What follows belongs to an exercise in optimizing a design on an open flow for small area and a short achievable clock period; a production flow would make more cautious choices. At most, simulation tests tie the RTL to the original design; equivalence was not proved. Some runs may be left out. An edit can pass the tests and still lose a function that they never use. No functional check of the RTL was part of run 2. No activity file was given, so power comes from the tool's default toggle rates.

### Placed cells, one color a class, run 1

Fill, decap, tap and diode cells in gray.
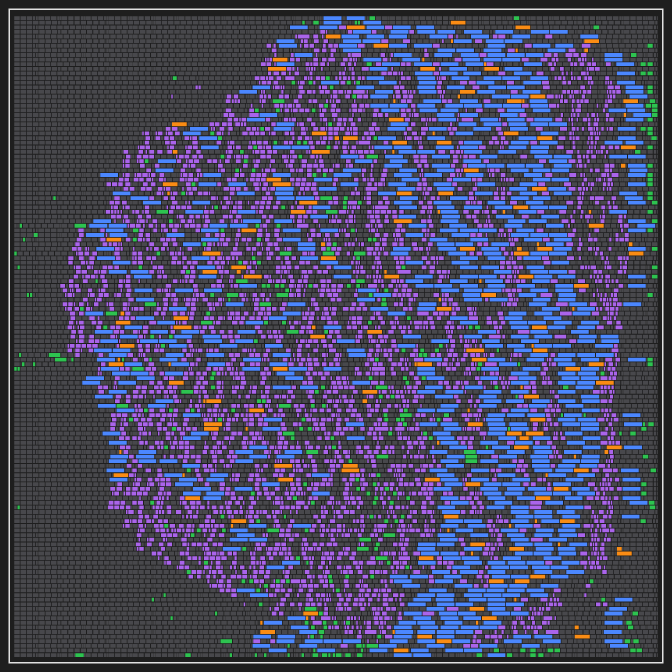
### Clock tree after CTS, run 1

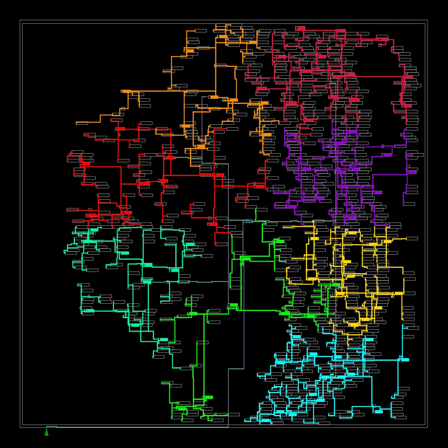
### Local utilization, run 1

38 x 38 tiles, from white (low) to dark blue (high), 0 to 100% covered.
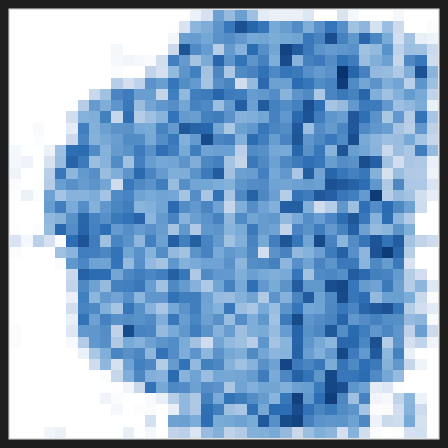
File: design/flow/design.v
module halfAdder
(
    input logic x,
    input logic y,
    output logic sum,
    output logic cout
);
assign sum = x ^ y;
assign cout = (x & y);
endmodule
module fullAdder
(
    input logic x,
    input logic y,
    input logic cin,
    output logic sum,
    output logic cout
);
assign sum = x ^ y ^ cin;
assign cout = (x & y) | (x & cin) | (y & cin);
endmodule
module compressor_42
(
    input logic x1,
    input logic x2,
    input logic x3,
    input logic x4,
    input logic cin,
    output logic sum,  
    output logic carry,  
    output logic cout  
);
logic xor12;
logic xor34;
logic xor1234;
assign xor12 = x1 ^ x2;
assign xor34 = x3 ^ x4;
assign xor1234 = xor12 ^ xor34;
assign cout = (xor12) ? x3 : x1;    
assign carry = (xor1234) ? cin : x4;
assign sum = xor1234 ^ cin;
endmodule
module boothRecoder3 
(
    input logic [2:0] in,
    output logic zero,
    output logic neg,
    output logic two
);
always_comb
begin
    case (in)
        3'b000 : begin  zero = 1;  neg = 0;  two = 0; end
        3'b001 : begin  zero = 0;  neg = 0;  two = 0; end
        3'b010 : begin  zero = 0;  neg = 0;  two = 0; end
        3'b011 : begin  zero = 0;  neg = 0;  two = 1; end
        3'b100 : begin  zero = 0;  neg = 1;  two = 1; end
        3'b101 : begin  zero = 0;  neg = 1;  two = 0; end
        3'b110 : begin  zero = 0;  neg = 1;  two = 0; end
        3'b111 : begin  zero = 1;  neg = 1;  two = 0; end
    endcase
end
endmodule
module pProd
#(parameter INPUT_SIZE = 16, parameter OUTPUT_SIZE = INPUT_SIZE + 2)
(
	input logic signedFlag,
	input logic [INPUT_SIZE - 1 : 0] in,
	output logic [OUTPUT_SIZE - 1 : 0] out,
	output logic signLow,
	input logic zero,
	input logic neg,
	input logic two
);
logic [OUTPUT_SIZE - 1 : 0] res;
always_comb
begin
	if (zero == 1)
	begin
		out = {OUTPUT_SIZE {1'b0}};
		res = {OUTPUT_SIZE {1'b0}};		
		signLow = 1'b0;
	end
	else
	begin
		if (two == 1)
			res = {{OUTPUT_SIZE - INPUT_SIZE - 1 {signedFlag & in[INPUT_SIZE - 1]}}, in[INPUT_SIZE - 1 : 0], 1'b0};
		else
			res = {{OUTPUT_SIZE - INPUT_SIZE {signedFlag & in[INPUT_SIZE - 1]}}, in}; 
		if (neg == 1)
			res[OUTPUT_SIZE - 1 : 0] = ~res[OUTPUT_SIZE - 1 : 0];
		else
			res[OUTPUT_SIZE - 1 : 0] = res[OUTPUT_SIZE - 1 : 0];
		out[OUTPUT_SIZE - 2 : 0] = res[OUTPUT_SIZE - 2 : 0];
		if (signedFlag == 1)
			out[OUTPUT_SIZE - 1] = neg != in[INPUT_SIZE - 1];
		else
			out[OUTPUT_SIZE - 1] = res[OUTPUT_SIZE - 1];
		signLow = neg;
	end
end
endmodule
module pProdsGen
#(parameter M = 16, parameter N = 16, parameter NPP = N / 2 + 1)
(
	input logic signedFlag,
	input logic [M - 1 : 0] multiplicand,
	input logic [N - 1 : 0] multiplier,
	output logic [0 : NPP - 1][M + 2 - 1 : 0] pprods,
	output logic [0 : NPP - 1] signsLow
);
	localparam msbZeroPadding = 2 - (N % 2);
	logic [N + msbZeroPadding : 0] paddedMultiplier;
	assign paddedMultiplier = {{msbZeroPadding{multiplier[N - 1] && (N % 2 == 1)}}, multiplier, 1'b0};
	genvar i;
	generate
	for (i = 0; i < NPP; i = i + 1)
	begin: pps
		logic zero, neg, two;
		boothRecoder3 br(paddedMultiplier[2 * (i + 1) : 2 * i], zero, neg, two);
		pProd #(.INPUT_SIZE(M), .OUTPUT_SIZE(M + 2)) pp_i (.signedFlag(signedFlag),.in(multiplicand), 
			.out(pprods[i]), .signLow(signsLow[i]), .zero(zero | ((i == (NPP - 1)) & signedFlag & (N % 2 == 0))), .neg(neg), .two(two));
	end
	endgenerate
	endmodule
module claAddSubGen
#(parameter M = 32)
(
    input logic sub,
    input logic cin,
    input logic [M - 1 : 0] x,
    input logic [M - 1 : 0] y,
    output logic [M - 1 : 0] out,
    output logic cout,
    output logic v,
    output logic g,
    output logic p
);
logic [M - 1 : 0] ys;
logic [M : 0] s;
assign ys = y ^ {M{sub}};
assign s = {1'b0, x} + {1'b0, ys} + {{M{1'b0}}, sub | cin};
assign out = s[M - 1 : 0];
assign cout = s[M];
assign v = (x[M - 1] == ys[M - 1]) && (out[M - 1] != x[M - 1]);
assign g = s[M];
assign p = &(x ^ ys);
endmodule
module PipelinedRadix4BoothWallace32
(
    input logic clk,
    input logic run,
    input logic signedFlag,  
    input logic [32 - 1 : 0] multiplicand,
    input logic [32 - 1 : 0] multiplier,
    output logic [64 - 1 : 0] out
);
localparam M = 32;
localparam NPP = M / 2 + 1;
logic [0 : NPP - 1][M + 2 - 1 : 0] pprods;  
logic [0 : NPP - 1][M + 4 - 1 : 0] pprodsExt;
logic [0 : NPP - 1] signsLow;
logic [0 : NPP /4][2 * M - 1 : 0] sum_0;
logic [0 : NPP /4][2 * M - 1 : 0] sum_0_reg;
logic [0 : NPP / 4][2 * M - 1  : 0] carry_0;
logic [0 : NPP / 4][2 * M - 1  : 0] carry_0_reg;
logic [0 : NPP / 4][2 * M - 2 : 0] hor_cout_0;
logic [0 : NPP / 8][2 * M - 1 : 0] sum_1;
logic [0 : NPP / 8][2 * M - 1 : 0] sum_1_reg;
logic [0 : NPP / 8][2 * M - 1  : 0] carry_1;
logic [0 : NPP / 8][2 * M - 1  : 0] carry_1_reg;
logic [0 : NPP / 8][2 * M - 2 : 0] hor_cout_1;
logic [0 : NPP / 16][2 * M - 1 : 0] sum_2;
logic [0 : NPP / 16][2 * M - 1 : 0] sum_2_reg;
logic [0 : NPP / 16][2 * M - 1  : 0] carry_2;
logic [0 : NPP / 16][2 * M - 1  : 0] carry_2_reg;
logic [0 : NPP / 16][2 * M - 2 : 6] hor_cout_2;
logic [0 : NPP / M][2 * M - 1 : 0] sum_3;
logic [0 : NPP / M][2 * M - 1 : 0] sum_3_reg;
logic [0 : NPP / M][2 * M - 1  : 0] carry_3;
logic [0 : NPP / M][2 * M - 1  : 0] carry_3_reg;
logic [0 : NPP / M][M - 3 : 14] hor_cout_3;
logic [2 * M - 1 : 0] out_t;
logic [2 * M - 1 : 0] out_reg;
pProdsGen #(.M(M), .N(M), .NPP(NPP)) pProdsGen(.signedFlag(signedFlag), .multiplicand(multiplicand), 
.multiplier(multiplier), .pprods(pprods), .signsLow(signsLow));
assign pprodsExt[0] = {~pprods[0][M + 1], pprods[0][M + 1], pprods[0][M + 1 : 0]};
genvar i;
generate
for(i = 1; i < NPP; i = i + 1)
begin: pProdsExtGenLoop
    assign pprodsExt[i] = {1'b1, ~pprods[i][M + 1], pprods[i][M : 0]}; 
end
assign out = out_reg;
always_ff @(posedge clk)
begin: pipeline
    if(run)
    begin
        sum_0_reg <= sum_0;
        carry_0_reg <= carry_0;
        sum_1_reg <= sum_1;
        carry_1_reg <= carry_1;
        sum_2_reg <= sum_2;
        carry_2_reg <= carry_2;
        sum_3_reg <= sum_3;
        carry_3_reg <= carry_3;
        out_reg <= out_t;
    end
end
genvar row_0;
for (row_0 = 0; row_0 < NPP / 4; row_0 = row_0 + 1)
begin: row_0_for
    halfAdder ha_row0_0(.x(pprodsExt[row_0 * 4][0]), .y(signsLow[row_0 * 4]), 
        .sum(sum_0[row_0][row_0 * 8]), 
    .cout(carry_0[row_0][row_0 * 8]));
    assign sum_0[row_0][row_0 * 8 + 1] = pprodsExt[row_0 * 4][1];
    fullAdder fa0_2(.x(pprodsExt[row_0 * 4][2]), 
        .y(pprodsExt[row_0 * 4 + 1][0]), .cin(signsLow[row_0 * 4 + 1]), 
        .sum(sum_0[row_0][row_0 * 8 + 2]), 
    .cout(carry_0[row_0][row_0 * 8 + 2]));
    halfAdder ha_row0_3(.x(pprodsExt[row_0 * 4][3]), 
        .y(pprodsExt[row_0 * 4 + 1][1]), 
        .sum(sum_0[row_0][row_0 * 8 + 3]),
    .cout(carry_0[row_0][row_0 * 8 + 3]));
    compressor_42 comp_0_4(.x1(pprodsExt[row_0 * 4][4]), 
        .x2(pprodsExt[row_0 * 4 + 1][2]), 
        .x3(pprodsExt[row_0 * 4 + 2][0]), 
        .x4(signsLow[row_0 * 4 + 2]), .cin(1'b0), 
        .sum(sum_0[row_0][row_0 * 8 + 4]), 
        .carry(carry_0[row_0][row_0 * 8 + 4]), 
    .cout(hor_cout_0[row_0][row_0 * 8 + 4]));
    compressor_42 comp_0_5(.x1(pprodsExt[row_0 * 4][5]), 
        .x2(pprodsExt[row_0 * 4 + 1][3]),
        .x3(pprodsExt[row_0 * 4 + 2][1]), .x4(1'b0), 
        .cin(hor_cout_0[row_0][row_0 * 8 + 4]), 
        .sum(sum_0[row_0][row_0 * 8 + 5]),
        .carry(carry_0[row_0][row_0 * 8 + 5]), 
    .cout(hor_cout_0[row_0][row_0 * 8 + 5]));
    genvar col;
    for (col = 6; col <= M + 3 - row_0 * 8; col = col + 1)
    begin: middle
        compressor_42 comp_mid_col(.x1(pprodsExt[row_0 * 4][col]), 
            .x2(pprodsExt[row_0 * 4 + 1][col - 2]),
            .x3(pprodsExt[row_0 * 4 + 2][col - 4]), 
            .x4(pprodsExt[row_0 * 4 + 3][col - 6]), 
            .cin(hor_cout_0[row_0][row_0 * 8 + col - 1]), 
            .sum(sum_0[row_0][row_0 * 8 + col]),
            .carry(carry_0[row_0][row_0 * 8 + col]), 
        .cout(hor_cout_0[row_0][row_0 * 8 + col]));
    end
    compressor_42 comp_0_0_M_4(
        .x1(pprodsExt[row_0 * 4 + 1][M + 2 - row_0 * 8]), 
        .x2(pprodsExt[row_0 * 4 + 2][M + 2 - row_0 * 8 - 2]), 
        .x3(pprodsExt[row_0 * 4 + 3][M + 2 - row_0 * 8 - 4]), 
        .x4(pprodsExt[row_0 * 4 + 4][M + 2 - row_0 * 8 - 6]), 
        .cin(hor_cout_0[row_0][M + 3]), 
        .sum(sum_0[row_0][M + 4]), 
        .carry(carry_0[row_0][M + 4]),
    .cout(hor_cout_0[row_0][M + 4]));
    genvar j;
    for (j = row_0 * 4 + 2; j <= NPP - 4; j = j + 1)
    begin: comp_tail_level_0_0
        compressor_42 comp_0_2j(.x1(pprodsExt[j][M + 1 - row_0 * 8]), 
            .x2(pprodsExt[j + 1][M + 1 - row_0 * 8 - 2]),
            .x3(pprodsExt[j + 2][M + 1 - row_0 * 8 - 4]), 
            .x4(pprodsExt[j + 3][M + 1 - row_0 * 8 - 6]),
            .cin(hor_cout_0[row_0][M + 5 + ((j - (row_0 * 4 + 2)) * 2) - 1]), 
            .sum(sum_0[row_0][M + 5 + ((j - (row_0 * 4 + 2)) * 2)]), 
            .carry(carry_0[row_0][M + 5 + ((j - (row_0 * 4 + 2)) * 2)]), 
        .cout(hor_cout_0[row_0][M + 5 + ((j - (row_0 * 4 + 2)) * 2)]));
        compressor_42 comp_0_2j_1(.x1(pprodsExt[j][M + 1 - row_0 * 8 + 1]), 
            .x2(pprodsExt[j + 1][M + 1 - row_0 * 8 + 1 - 2]), 
            .x3(pprodsExt[j + 2][M + 1 - row_0 * 8 + 1 - 4]), 
            .x4(pprodsExt[j + 3][M + 1 - row_0 * 8 + 1 - 6]), 
            .cin(hor_cout_0[row_0][M + 5 + ((j - (row_0 * 4 + 2)) * 2)]), 
            .sum(sum_0[row_0][M + 5 + ((j - (row_0 * 4 + 2)) * 2) + 1]), 
            .carry(carry_0[row_0][M + 5 + ((j - (row_0 * 4 + 2)) * 2) + 1]), 
        .cout(hor_cout_0[row_0][M + 5 + ((j - (row_0 * 4 + 2)) * 2) + 1]));
    end
    compressor_42 comp_0_final_0(.x1(pprodsExt[NPP - 3][M + 1 - 8 * row_0]), 
        .x2(pprodsExt[NPP - 2][M + 1 - 8 * row_0 - 2]), 
        .x3(pprodsExt[NPP - 1][M + 1 - 8 * row_0 - 4]), 
        .x4(1'b0), .cin(hor_cout_0[row_0][2 * M - 4 - 8 * row_0]), 
        .sum(sum_0[row_0][2 * M - 3 - 8 * row_0]), 
        .carry(carry_0[row_0][2 * M - 3 - 8 * row_0]), 
    .cout(hor_cout_0[row_0][2 * M - 3 - 8 * row_0]));
    compressor_42 comp_0_final_1(.x1(pprodsExt[NPP - 3][M + 2 - 8 * row_0]), 
        .x2(pprodsExt[NPP - 2][M + 2 - 8 * row_0 - 2]), 
        .x3(pprodsExt[NPP - 1][M + 2 - 8 * row_0 - 4]), 
        .x4(1'b0), .cin(hor_cout_0[row_0][2 * M - 3 - 8 * row_0]), 
        .sum(sum_0[row_0][2 * M - 2 - 8 * row_0]), 
        .carry(carry_0[row_0][2 * M - 2 - 8 * row_0]), 
    .cout(hor_cout_0[row_0][2 * M - 2 - 8 * row_0]));
    fullAdder fa_0_final_0(.x(pprodsExt[NPP - 2][M + 1 - 8 * row_0]), 
        .y(pprodsExt[NPP - 1][M + 1 - 8 * row_0 - 2]), 
        .cin(hor_cout_0[row_0][2 * M - 2 - 8 * row_0]), 
        .sum(sum_0[row_0][2 * M - 1 - 8 * row_0]), 
    .cout(carry_0[row_0][2 * M - 1 - 8 * row_0])); 
    for(j = 0; j < (row_0); j = j + NPP / 4)  
    begin: fm
        halfAdder ha_0_final_0(.x(pprodsExt[NPP - 2][M + 2 - 8 * row_0]), 
            .y(pprodsExt[NPP - 1][M - 8 * (row_0)]),  
            .sum(sum_0[row_0][2 * M - 8 * (row_0)]), 
        .cout(carry_0[row_0][2 * M - 8 * row_0]));
        assign sum_0[row_0][2 * M + 1 - 8 * row_0] 
        = pprodsExt[NPP - 1][M - 7 - 8 * (row_0 - 1)] ;
        assign sum_0[row_0][2 * M + 2 - 8 * row_0] 
        = pprodsExt[NPP - 1][M - 6 - 8 * (row_0 - 1)];
        assign sum_0[row_0][6 + 8 * (row_0 - 1)] = signsLow[4 * row_0 - 1];
    end 
end  
assign carry_0[0][1] = 1'b0;  
assign sum_0[NPP / 4][M - 2] = signsLow[NPP - 2];
genvar j;
for(j = 0; j < 4; j = j + 1) 
begin: level_0_sumEndPassThroughs
    assign sum_0[NPP / 4][M + j] = pprodsExt[NPP - 1][j];
end
for(i = 0; i <= 5; i++)
begin: level_1_sumPassThroughs
    assign sum_1[0][i] = sum_0_reg[0][i];
end
for(i = 0; i <= 4; i++)
begin: level_1_carryPassThroughs
    assign carry_1[0][i] = carry_0_reg[0][i];
end
assign carry_1[0][5] = 1'b0;
genvar row_1;
for(row_1 = 1; row_1 < NPP / 8 ; row_1 = row_1 + 1)
begin: level_1_preambleLoop
    halfAdder ha_pre_row_1_1(.x(sum_0_reg[2 * row_1][16 * row_1 + 1]), 
        .y(carry_0_reg[2 * row_1][16 * row_1]), 
    .sum(sum_1[row_1][16 * row_1 + 1]), .cout(carry_1[row_1][16 * row_1 + 1]));
    for(j = 3; j <= 5; j = j + 1)
    begin: level_1_preambleHaLoop
        halfAdder ha_pre_row_1_3(.x(sum_0_reg[row_1 * 2][j + 16 * row_1]), 
            .y(carry_0_reg[row_1 * 2][j - 1 + 16 * row_1]), 
        .sum(sum_1[row_1][j + 16 * row_1]), .cout(carry_1[row_1][j + 16 * row_1]));
    end
    assign sum_1[row_1][14 + 16 * (row_1 - 1)] = sum_0_reg[2 * row_1][14 + 16 * (row_1 - 1)];  
    assign sum_1[row_1][16 + 16 * (row_1 - 1)] = sum_0_reg[2 * row_1][16 + 16 * (row_1 - 1)];
    assign sum_1[row_1][18 + 16 * (row_1 - 1)] = sum_0_reg[2 * row_1][18 + 16 * (row_1 - 1)];
    assign sum_1[row_1][2 * M - 14 - 16 * (row_1 - 1)] = sum_0_reg[2 * row_1][2 * M - 14 - 16 * (row_1 - 1)];
end
for(row_1 = 0; row_1 < NPP / 8; row_1 = row_1 + 1)
begin: level_1_preambleFaLoop
    fullAdder fa_pre_row_1_6(.x(sum_0_reg[row_1 * 2][6 + 16 * row_1]),
        .y(carry_0_reg[row_1 * 2][6 - 1 + 16 * row_1]), 
        .cin(sum_0_reg[row_1 * 2 + 1][6 + 16 * row_1]), 
        .sum(sum_1[row_1][6 + 16 * row_1]), 
    .cout(carry_1[row_1][6 + 16 * row_1]));
    halfAdder ha_pre_row_1_7(.x(sum_0_reg[row_1 * 2][7 + 16 * row_1]),
        .y(carry_0_reg[row_1 * 2][7 - 1 + 16 * row_1]), 
        .sum(sum_1[row_1][7 + 16 * row_1]), 
    .cout(carry_1[row_1][7 + 16 * row_1]));
    fullAdder fa_pre_row_1_8(.x(sum_0_reg[row_1 * 2][8 + 16 * row_1]),
        .y(carry_0_reg[row_1 * 2][8 - 1 + 16 * row_1]), 
        .cin(sum_0_reg[row_1 * 2 + 1][8 + 16 * row_1]), 
        .sum(sum_1[row_1][8 + 16 * row_1]), 
    .cout(carry_1[row_1][8 + 16 * row_1]));
    compressor_42 ca_pre_row_1_9(.x1(sum_0_reg[row_1 * 2][9 + 16 * row_1]), 
        .x2(carry_0_reg[row_1 * 2][9 - 1 + 16 * row_1]), 
        .x3(sum_0_reg[row_1 * 2 + 1][9 + 16 * row_1]),
        .x4(carry_0_reg[row_1 * 2 + 1][9 - 1 + 16 * row_1]),
        .cin(1'b0),
        .sum(sum_1[row_1][9 + 16 * row_1]), 
        .carry(carry_1[row_1][9 + 16 * row_1]),
    .cout(hor_cout_1[row_1][9 + 16 * row_1]));
    compressor_42 ca_pre_row_1_10(.x1(sum_0_reg[row_1 * 2][10 + 16 * row_1]), 
        .x2(carry_0_reg[row_1 * 2][10 - 1 + 16 * row_1]), 
        .x3(sum_0_reg[row_1 * 2 + 1][10 + 16 * row_1]),
        .x4(1'b0),
        .cin(hor_cout_1[row_1][10 - 1 + 16 * row_1]),
        .sum(sum_1[row_1][10 + 16 * row_1]), 
        .carry(carry_1[row_1][10 + 16 * row_1]),
    .cout(hor_cout_1[row_1][10 + 16 * row_1]));
    for(j = 11 + 16 * row_1; j <= 2 * M - 7 - 16 * row_1; j = j + 1)
    begin: level_1_middleLoop
        compressor_42 comp_1_middle(.x1(sum_0_reg[row_1 * 2][j]),
            .x2(carry_0_reg[row_1 * 2][j - 1]), 
            .x3(sum_0_reg[row_1 * 2 + 1][j]), 
            .x4(carry_0_reg[row_1 * 2 + 1][j - 1]), .cin(hor_cout_1[row_1][j - 1]), 
            .sum(sum_1[row_1][j]), 
        .carry(carry_1[row_1][j]), .cout(hor_cout_1[row_1][j]));
    end
    compressor_42 comp_1_middle_2_M_6(
        .x1(sum_0_reg[row_1 * 2][2 * M - 6 - 16 * row_1]), 
        .x2(carry_0_reg[row_1 * 2][2 * M - 6 - 16 * row_1 - 1]), 
        .x3(sum_0_reg[row_1 * 2 + 1][2 * M - 6 - 16 * row_1]), 
        .x4(1'b0), .cin(hor_cout_1[row_1][2 * M - 6 - 16 * row_1 - 1]), 
        .sum(sum_1[row_1][2 * M - 6 - 16 * row_1]), 
        .carry(carry_1[row_1][2 * M - 6 - 16 * row_1]), 
    .cout(hor_cout_1[row_1][2 * M - 6 - 16 * row_1]));
    fullAdder fa_1_tail_2_M_5(.x(sum_0_reg[row_1 * 2][2 * M - 5 - 16 * row_1]), 
        .y(carry_0_reg[row_1 * 2][2 * M - 5 - 16 * row_1 - 1]), 
        .cin(hor_cout_1[row_1][2 * M - 5 - 16 * row_1 - 1]), 
        .sum(sum_1[row_1][2 * M - 5 - 16 * row_1]), 
    .cout(carry_1[row_1][2 * M - 5 - 16 * row_1]));
    for(j = 2 * M - 4 - 16 * row_1; j <= 2 * M - 1 - 16 * row_1 + 2 * (row_1 > 0); j = j + 1)
    begin: level_1_row_1_loop
        halfAdder ha_1_tail(.x(sum_0_reg[row_1 * 2][j]), .y(carry_0_reg[row_1 * 2][j - 1]), 
            .sum(sum_1[row_1][j]), 
        .cout(carry_1[row_1][j]));
    end
end  
assign sum_1[NPP / 8][M - 2] = sum_0_reg[NPP / 4][M - 2];
for(j = 0; j < 4; j = j + 1) 
begin: level_1_endSumPassThroughs
    assign sum_1[NPP / 8][M + j] = sum_0_reg[NPP / 4][M + j];
end
for(i = 0; i <= 13; i++)
begin: level_2_sumPassThroughs
    assign sum_2[0][i] = sum_1_reg[0][i];
end
for(i = 0; i <= 12; i++)
begin: level_2_carryPassThroughs
    assign carry_2[0][i] = carry_1_reg[0][i];
end
assign carry_2[0][13] = 1'b0;
fullAdder fa_2_pre_14(.x(sum_1_reg[0][14]), .y(carry_1_reg[0][13]),
.cin(sum_1_reg[1][14]), .sum(sum_2[0][14]), .cout(carry_2[0][14]));
halfAdder ha_2_pre_15(.x(sum_1_reg[0][15]), .y(carry_1_reg[0][14]),
.sum(sum_2[0][15]), .cout(carry_2[0][15]));
fullAdder fa_2_pre_16(.x(sum_1_reg[0][16]), .y(carry_1_reg[0][15]),
.cin(sum_1_reg[1][16]), .sum(sum_2[0][16]), .cout(carry_2[0][16]));
fullAdder fa_2_pre_17(.x(sum_1_reg[0][17]), .y(carry_1_reg[0][16]),
.cin(sum_1_reg[1][17]), .sum(sum_2[0][17]), .cout(carry_2[0][17]));
compressor_42 comp_2_pre_18(.x1(sum_1_reg[0][18]), 
    .x2(carry_1_reg[0][17]),
    .x3(sum_1_reg[1][18]), 
    .x4(carry_1_reg[1][17]), 
    .cin(1'b0),
    .sum(sum_2[0][18]), 
    .carry(carry_2[0][18]), 
.cout(hor_cout_2[0][18]));
compressor_42 comp_2_pre_19(.x1(sum_1_reg[0][19]), 
    .x2(carry_1_reg[0][18]),
    .x3(sum_1_reg[1][19]), 
    .x4(1'b0), 
    .cin(hor_cout_2[0][18]),
    .sum(sum_2[0][19]), 
    .carry(carry_2[0][19]), 
.cout(hor_cout_2[0][19]));
for(i = 20; i <= 50; i = i + 1)
begin: comp_2_20_50
    compressor_42 comp_2(.x1(sum_1_reg[0][i]), .x2(carry_1_reg[0][i - 1]),
        .x3(sum_1_reg[1][i]), 
        .x4(carry_1_reg[1][i - 1]), 
        .cin(hor_cout_2[0][i - 1]),
    .sum(sum_2[0][i]), .carry(carry_2[0][i]), .cout(hor_cout_2[0][i]));
end
fullAdder fa_2_pre_51(.x(sum_1_reg[0][51]), .y(carry_1_reg[0][50]),
.cin(hor_cout_2[0][50]), .sum(sum_2[0][51]), .cout(carry_2[0][51]));
for(i = 52; i <= 63; i = i + 1)
begin: level_2_52_63
    halfAdder ha_2_pre_51(.x(sum_1_reg[0][i]), .y(carry_1_reg[0][i - 1]),
    .sum(sum_2[0][i]), .cout(carry_2[0][i]));
end
assign sum_2[NPP / 16][M - 2] = sum_1_reg[NPP / 8][M - 2];  
for(j = 0; j < 4; j = j + 1) 
begin: level_2_endSumPassThroughs
    assign sum_2[NPP / 16][M + j] = sum_1_reg[NPP / 8][M + j];
end
for(i = 0; i <= M - 3; i++)
begin: level_3_sumPassThroughs
    assign sum_3[0][i] = sum_2_reg[0][i];
end
for(i = 0; i <= M - 4; i++)
begin: level_3_carryPassThroughs
    assign carry_3[0][i] = carry_2_reg[0][i];
end
assign carry_3[0][M - 3] = 1'b0;
fullAdder fa_3_M_2(.x(sum_2_reg[0][M - 2]), .y(carry_2_reg[0][M - 3]), 
    .cin(sum_2_reg[1][M - 2]),
.sum(sum_3[0][M - 2]), .cout(carry_3[0][M - 2]));
halfAdder ha_3_M_1(.x(sum_2_reg[0][M - 1]), .y(carry_2_reg[0][M - 2]),
.sum(sum_3[0][M - 1]), .cout(carry_3[0][M - 1]));
for(i = M; i <= M + 3; i = i + 1)
begin: level_3_M_M3
    fullAdder fa_3_pre(.x(sum_2_reg[0][i]), .y(carry_2_reg[0][i - 1]), 
        .cin(sum_2_reg[1][i]),
    .sum(sum_3[0][i]), .cout(carry_3[0][i]));
end
for(i = M + 4; i <= 63; i = i + 1)
begin: level3_M_63
    halfAdder fa_3_pre(.x(sum_2_reg[0][i]), .y(carry_2_reg[0][i - 1]),
    .sum(sum_3[0][i]), .cout(carry_3[0][i]));
end
endgenerate
claAddSubGen #(.M(2 * M)) finalCLAadder64(.sub(1'b0), .cin(1'b0),
    .x({sum_3_reg[0][63 : 0]}), 
    .y({carry_3_reg[0][62 : 0], 1'b0}), 
    .out(out_t[63: 0]), .cout(), .v(),
.g(), .p());
endmodule
File: design/flow/run.sh
#!/bin/bash
# synth_recipe.tcl (not shown) runs the flow's synth.tcl, then flattens the netlist and writes it again
# the make line also repeats each setting of config.mk as NAME=value (left out here)
make -C /OpenROAD-flow-scripts/flow DESIGN_CONFIG=/design/flow/config.mk WORK_HOME=/design/flow/orfs CLKGATE_MAP_FILE= SYNTH_SCRIPT=/design/flow/synth_recipe.tcl finish
File: design/flow/config.mk
export PLATFORM = sky130hd
export DESIGN_NAME = PipelinedRadix4BoothWallace32
export DESIGN_NICKNAME = PipelinedRadix4BoothWallace32
export VERILOG_FILES = /design/flow/design.v
export SDC_FILE = /design/flow/constraint.sdc
export NUM_CORES = 4
export LEC_CHECK = 0
export CAP_MARGIN = 20
export CORE_MARGIN = 2
export CORE_UTILIZATION = 40
export PLACE_DENSITY = 0.6
export SLEW_MARGIN = 20
File: design/flow/constraint.sdc
create_clock -name core_clock -period 4.2 [get_ports {clk}]
set_input_delay 0.8400 -clock core_clock [delete_from_list [all_inputs] [get_ports {clk}]]
set_output_delay 0.8400 -clock core_clock [all_outputs]
set_load 0.01 [all_outputs]
==> summary.txt, run 1 <==
Run status
  • Outcome: no timing/DRC/antenna violations

Power and ir drop
  • Combinational share of power: 43.2%
  • Pleak: 23.1 nW
  • Total power: 42.4 mW
  • Sw Ratio: 37.7%
  • Top power group: combinational cells
  • Flop pwr share: 36.9%
  • Seq pwr: 15.7 mW

Cells and area
  • Seq area share: 39.2%
  • Finished Core Util: 45.3%
  • Non-clk buf share: 5.10%
  • Final Instance Area: 65,000 µm²
  • Most frequent cells in the layout: edfxtp_1, xnor2_1, xor2_1
  • Fraction of area in multi-input gates: 46.7%
  • Multi-input gate area: 30,300 µm²
  • Filler cells: 13,200
  • Non-clk invs: 75
  • Final Non-Filler Cells: 7,446
  • Max reg flops: 177

Global routing
  • First-pass GRT wire length: 252,000 µm
  • GRT met3 Usage: 4.74%
  • Gr usage total: 22.6%
  • Met2 GRT Util: 33.7%
  • Initial antenna violation count: 19
  • GRT busiest layer: met2
  • Grt total ovfl: 0
  • Largest net degree at the start of global routing: 130

STA
  • Relative slew margins: 21.4%
  • Hold WS: 409 ps
  • Worst setup margin: 582 ps
  • Minimum clock period: 3620 ps
  • Final setup vio count: 0
  • Skew final: 40.8 ps

Die
  • Die Wd: 384 µm
  • # Taps: 1,903
  • Core area: 143,000 µm²
  • Starting density of the core: 40.3%
  • Ports: 131
  • Die H: 384 µm
  • Die area: 148,000 µm²

Route
  • Detailed-route via count: 41,400
  • Routed length on met1: 75,100 µm
  • Routed WL per cell: 22.7 µm
  • DRT Pass-1 Iters: 8
  • WL met3: 14,800 µm
  • Top Layer Used: met5
  • Final ANT Viol Nets: 0
  • DRC violations left: 0

Logic synthesis
  • Yosys reg bits: 849
  • Top-area cell type share of the netlist area: 44.1%
  • Number of synthesized flops with an enable pin: 849
  • Multiplexer share of the synthesized area: 1.79%
  • Post-Syn Instances: 5,446
  • Sequential share of the synthesized area: 44.1%
  • Yosys cell types: 74
  • Post-synth top cells: edfxtp_1, xnor2_1, xor2_1
  • Primary FF master, synth: edfxtp_1

Setup path
  • Largest delay contributor family on the critical path: compound AO/OA/AOI/OAI gates
  • Critical path depth: 10
  • Cells on worst reg2reg path: 10
  • CP Class: register to register

Clock network
  • Setup bufs post-CTS: 0
  • CTS Root Cell: clkbuf_16

Placed design
  • Area after DPL: 61,800 µm²
  • Port Buffers: 130
  • HPWL Detailed: 123,000 µm

Min path
  • Worst hold stages: 0
  • Hold Path Class: register to register
  • Worst Hold Path EP: sum_3_reg[15]
Back to the opening pictures, 'Placed cells, one color a class':
Key: green = remaining buffers and delay cells [cells 364, share of their area 5.3%]; purple = combinational and other logic [cells 4,158, share of their area 49%]; orange = clock drivers and dummy loads [cells 168, share of their area 5.0%]; blue = sequential cells [cells 849, share of their area 41%]

Back to the opening pictures, 'Clock tree after CTS':
H-tree level count: 3
CTS Buf Count: 95

Back to the opening pictures, 'Local utilization':
8.3% of the tiles are over 75% full. The mean over all tiles is 42%. 20% of the tiles are nearly empty. The fullest tile reaches 100%. The emptiest ninth of the die: top left.

==> run 2: too many edits to list; what changed since run 1 <==
design/flow/design.v: 495 -> 2249 lines; modules unchanged: 2
  PipelinedRadix4BoothWallace32: edited, 347 -> 2228 lines
  removed: compressor_42, boothRecoder3, pProd, pProdsGen, claAddSubGen
### Local utilization, run 2

33 x 33 tiles, from white (low) to dark blue (high), 0 to 100% covered.
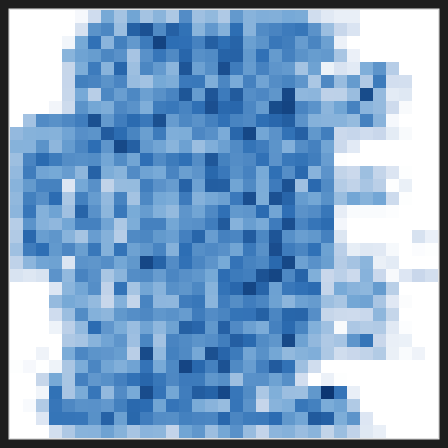
9.7% of the tiles are over 75% full. The fullest tile reaches 98%. 19% of the tiles are nearly empty. The mean over all tiles is 44%. The emptiest ninth of the die: bottom right.

### The metal 1 layer, run 2

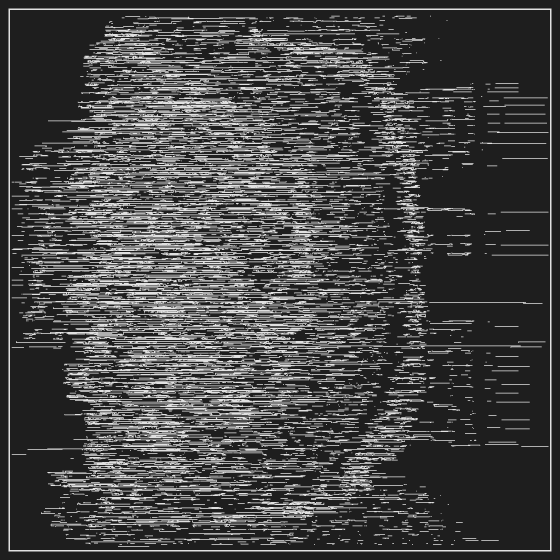
4,027 nets have wire on it. The layer holds 45% of the routed length. The longest straight run is 74.5 µm. The layer carries 54.1 mm of wire. The wires run mostly horizontal.
Total Wirelength: 120,000 µm
M1 GR Usage: 33.6%
detailed-route via count: 28,200

### Placement view, run 2

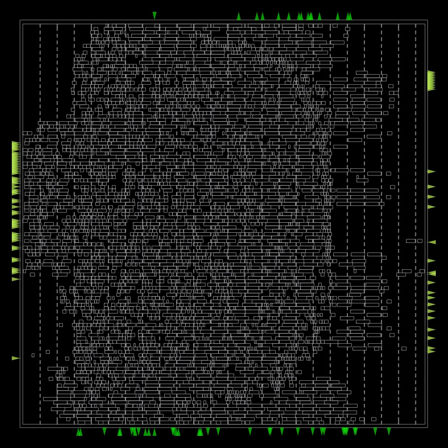
# Taps: 1,391
core area: 105,000 µm²
sequential cell count: 538
Filler cells: 9,446
Site Rows: 119

### Sizing map, run 2

Bar = 100 µm.
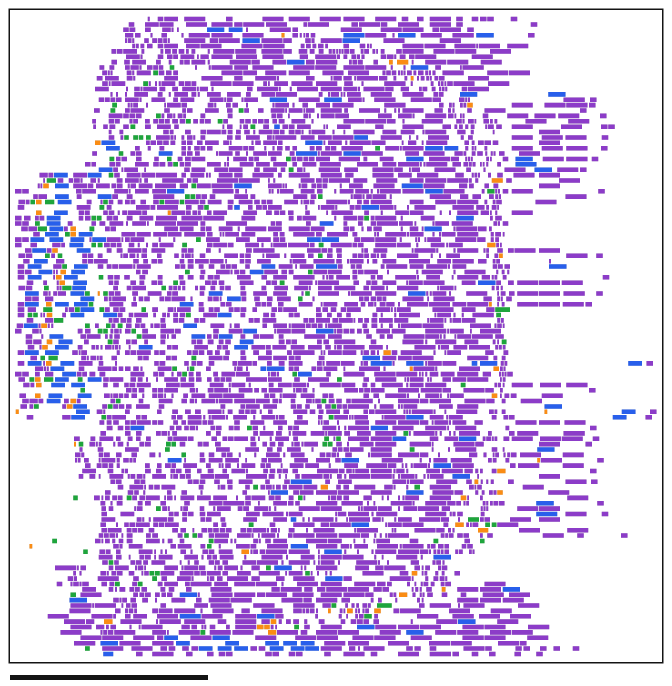
Key: blue = _6 and larger [cells 171, share 4.6%, most used buf_12]; green = _3 and _4 cells [cells 149, share 4.0%, most used buf_4]; orange = _2 cells [cells 60, share 1.6%, most used o21ai_2]; purple = _0 and _1 cells [cells 3,377, share 90%, most used edfxtp_1]

==> summary.txt, run 2 <==
Power and ir drop
  • Clock Power Share: 14.6%
  • PD cells: 721 nW/µm²
  • VDD IR max: 0.392 mV
  • Combinational share of power: 54.6%
  • Pleak: 19.4 nW
  • Top power group: combinational cells
  • Sw Ratio: 40.6%
  • Total power: 35.4 mW
  • Seq pwr: 10.9 mW
  • Psw: 14.4 mW
  • Flop pwr share: 30.8%

Clock network
  • H-tree level count: 2
  • CTS Root Cell: clkbuf_16
  • Clk latency of the worst-skew pair: 640 ps
  • Setup bufs post-CTS: 0
  • CTS Buf Count: 57
  • # clock sinks: 538

Min path
  • Hold Path Class: register to register
  • Worst hold stages: 0
  • HP Start: r3[5]
  • Worst Hold Path EP: r4[5]

Cells and area
  • Non-clk invs: 474
  • Layout cell share with drive strength beyond 1: 10.1%
  • Max reg flops: 222
  • Final Instance Area: 49,100 µm²
  • Final net count: 4,368
  • Non-clk buf share: 8.63%
  • Most frequent cells in the layout: edfxtp_1, inv_1, a22oi_1
  • Multi-input gate area: 23,300 µm²
  • Seq area share: 32.9%
  • Finished Core Util: 46.7%
  • Final Non-Filler Cells: 5,148
  • Clock network area share: 3.90%
  • Fraction of area in multi-input gates: 47.4%

Setup path
  • Critical path depth: 9
  • Largest delay contributor family on the critical path: adder cells
  • Worst path arrival time: 4090 ps
  • Crit path top cell by count: fa_1
  • Cells on worst reg2reg path: 10
  • Critical-path cell list: clkdlybuf4s50_1, ha_1, buf_4, a22oi_1, xor2_1, fa_1, fa_1, inv_1, fa_1
  • Crit path to: r1[84]
  • CP Class: input port to register
  • CP bufs+invs: 3

Global routing
  • First-pass GRT wire length: 183,000 µm
  • GRT busiest layer: met1
  • Met2 GRT Util: 31.4%
  • Grt total ovfl: 0
  • GRT met3 Usage: 6.40%
  • Initial antenna violation count: 1
  • Largest net degree at the start of global routing: 89
  • Gr usage total: 22.3%

Die
  • Die area: 109,000 µm²
  • Starting density of the core: 40.3%
  • Ports: 131
  • Die Wd: 330 µm
  • Die H: 330 µm

STA
  • Relative slew margins: 39.3%
  • RSZ-0062 raised after global routing: false
  • Worst setup margin: 438 ps
  • Final setup vio count: 0
  • Minimum clock period: 3760 ps
  • Slew Limit Fails: 0
  • Skew final: 19.0 ps
  • Hold WS: 413 ps

Route
  • Top Layer Used: met5
  • WL met3: 13,900 µm
  • Routed length on met1: 54,100 µm
  • Final ANT Viol Nets: 0
  • Routed WL per cell: 23.4 µm
  • Drt initial violations: 3,123
  • DRC violations left: 0
  • DRT Pass-1 Iters: 8

Logic synthesis
  • Number of synthesized flops with an enable pin: 538
  • Post-synth top cells: edfxtp_1, inv_1, a22oi_1
  • Multiplexer share of the synthesized area: 0.198%
  • Yosys reg bits: 538
  • Yosys cell types: 74
  • Top-area cell type share of the netlist area: 38.1%
  • Primary FF master, synth: edfxtp_1
  • Post-Syn Instances: 3,624
  • Sequential share of the synthesized area: 38.1%

Run status
  • Outcome: no timing/DRC/antenna violations

Placed design
  • Port Buffers: 130
  • Area after DPL: 47,200 µm²
  • HPWL Detailed: 84,800 µm

==> port drivers added, routing unchanged <==
The results above use ideal ports. As a check the final layouts listed here were re-extracted and re-timed, cells and wires unchanged. Step 1 assumes that a clkbuf_16 drives the clock port and a buf_2 every other input. Step 2 times the ports against the registers' clock, not the clock port: input delays grow and output delays shrink by t, the midpoint of the rising clock arrivals with the driver on. Slacks: ideal / step 1 / step 2; pairs: ideal / step 1.
| run | shift t [ns] | setup WS [ns] | clock arrival spread, ns |
|---|---|---|---|
| run 1 | 0.788 | 0.582 / 0.582 / 0.173 | 0.049 / 0.049 |
| run 2 | 0.693 | 0.438 / 0.481 / -0.212 | 0.026 / 0.025 |
Met with ideal ports but missed after step 2: setup timing in run 2. For run 2, which loses most, drivers alone change the setup slack by +0.043 ns; drivers and shift together by -0.650 ns.
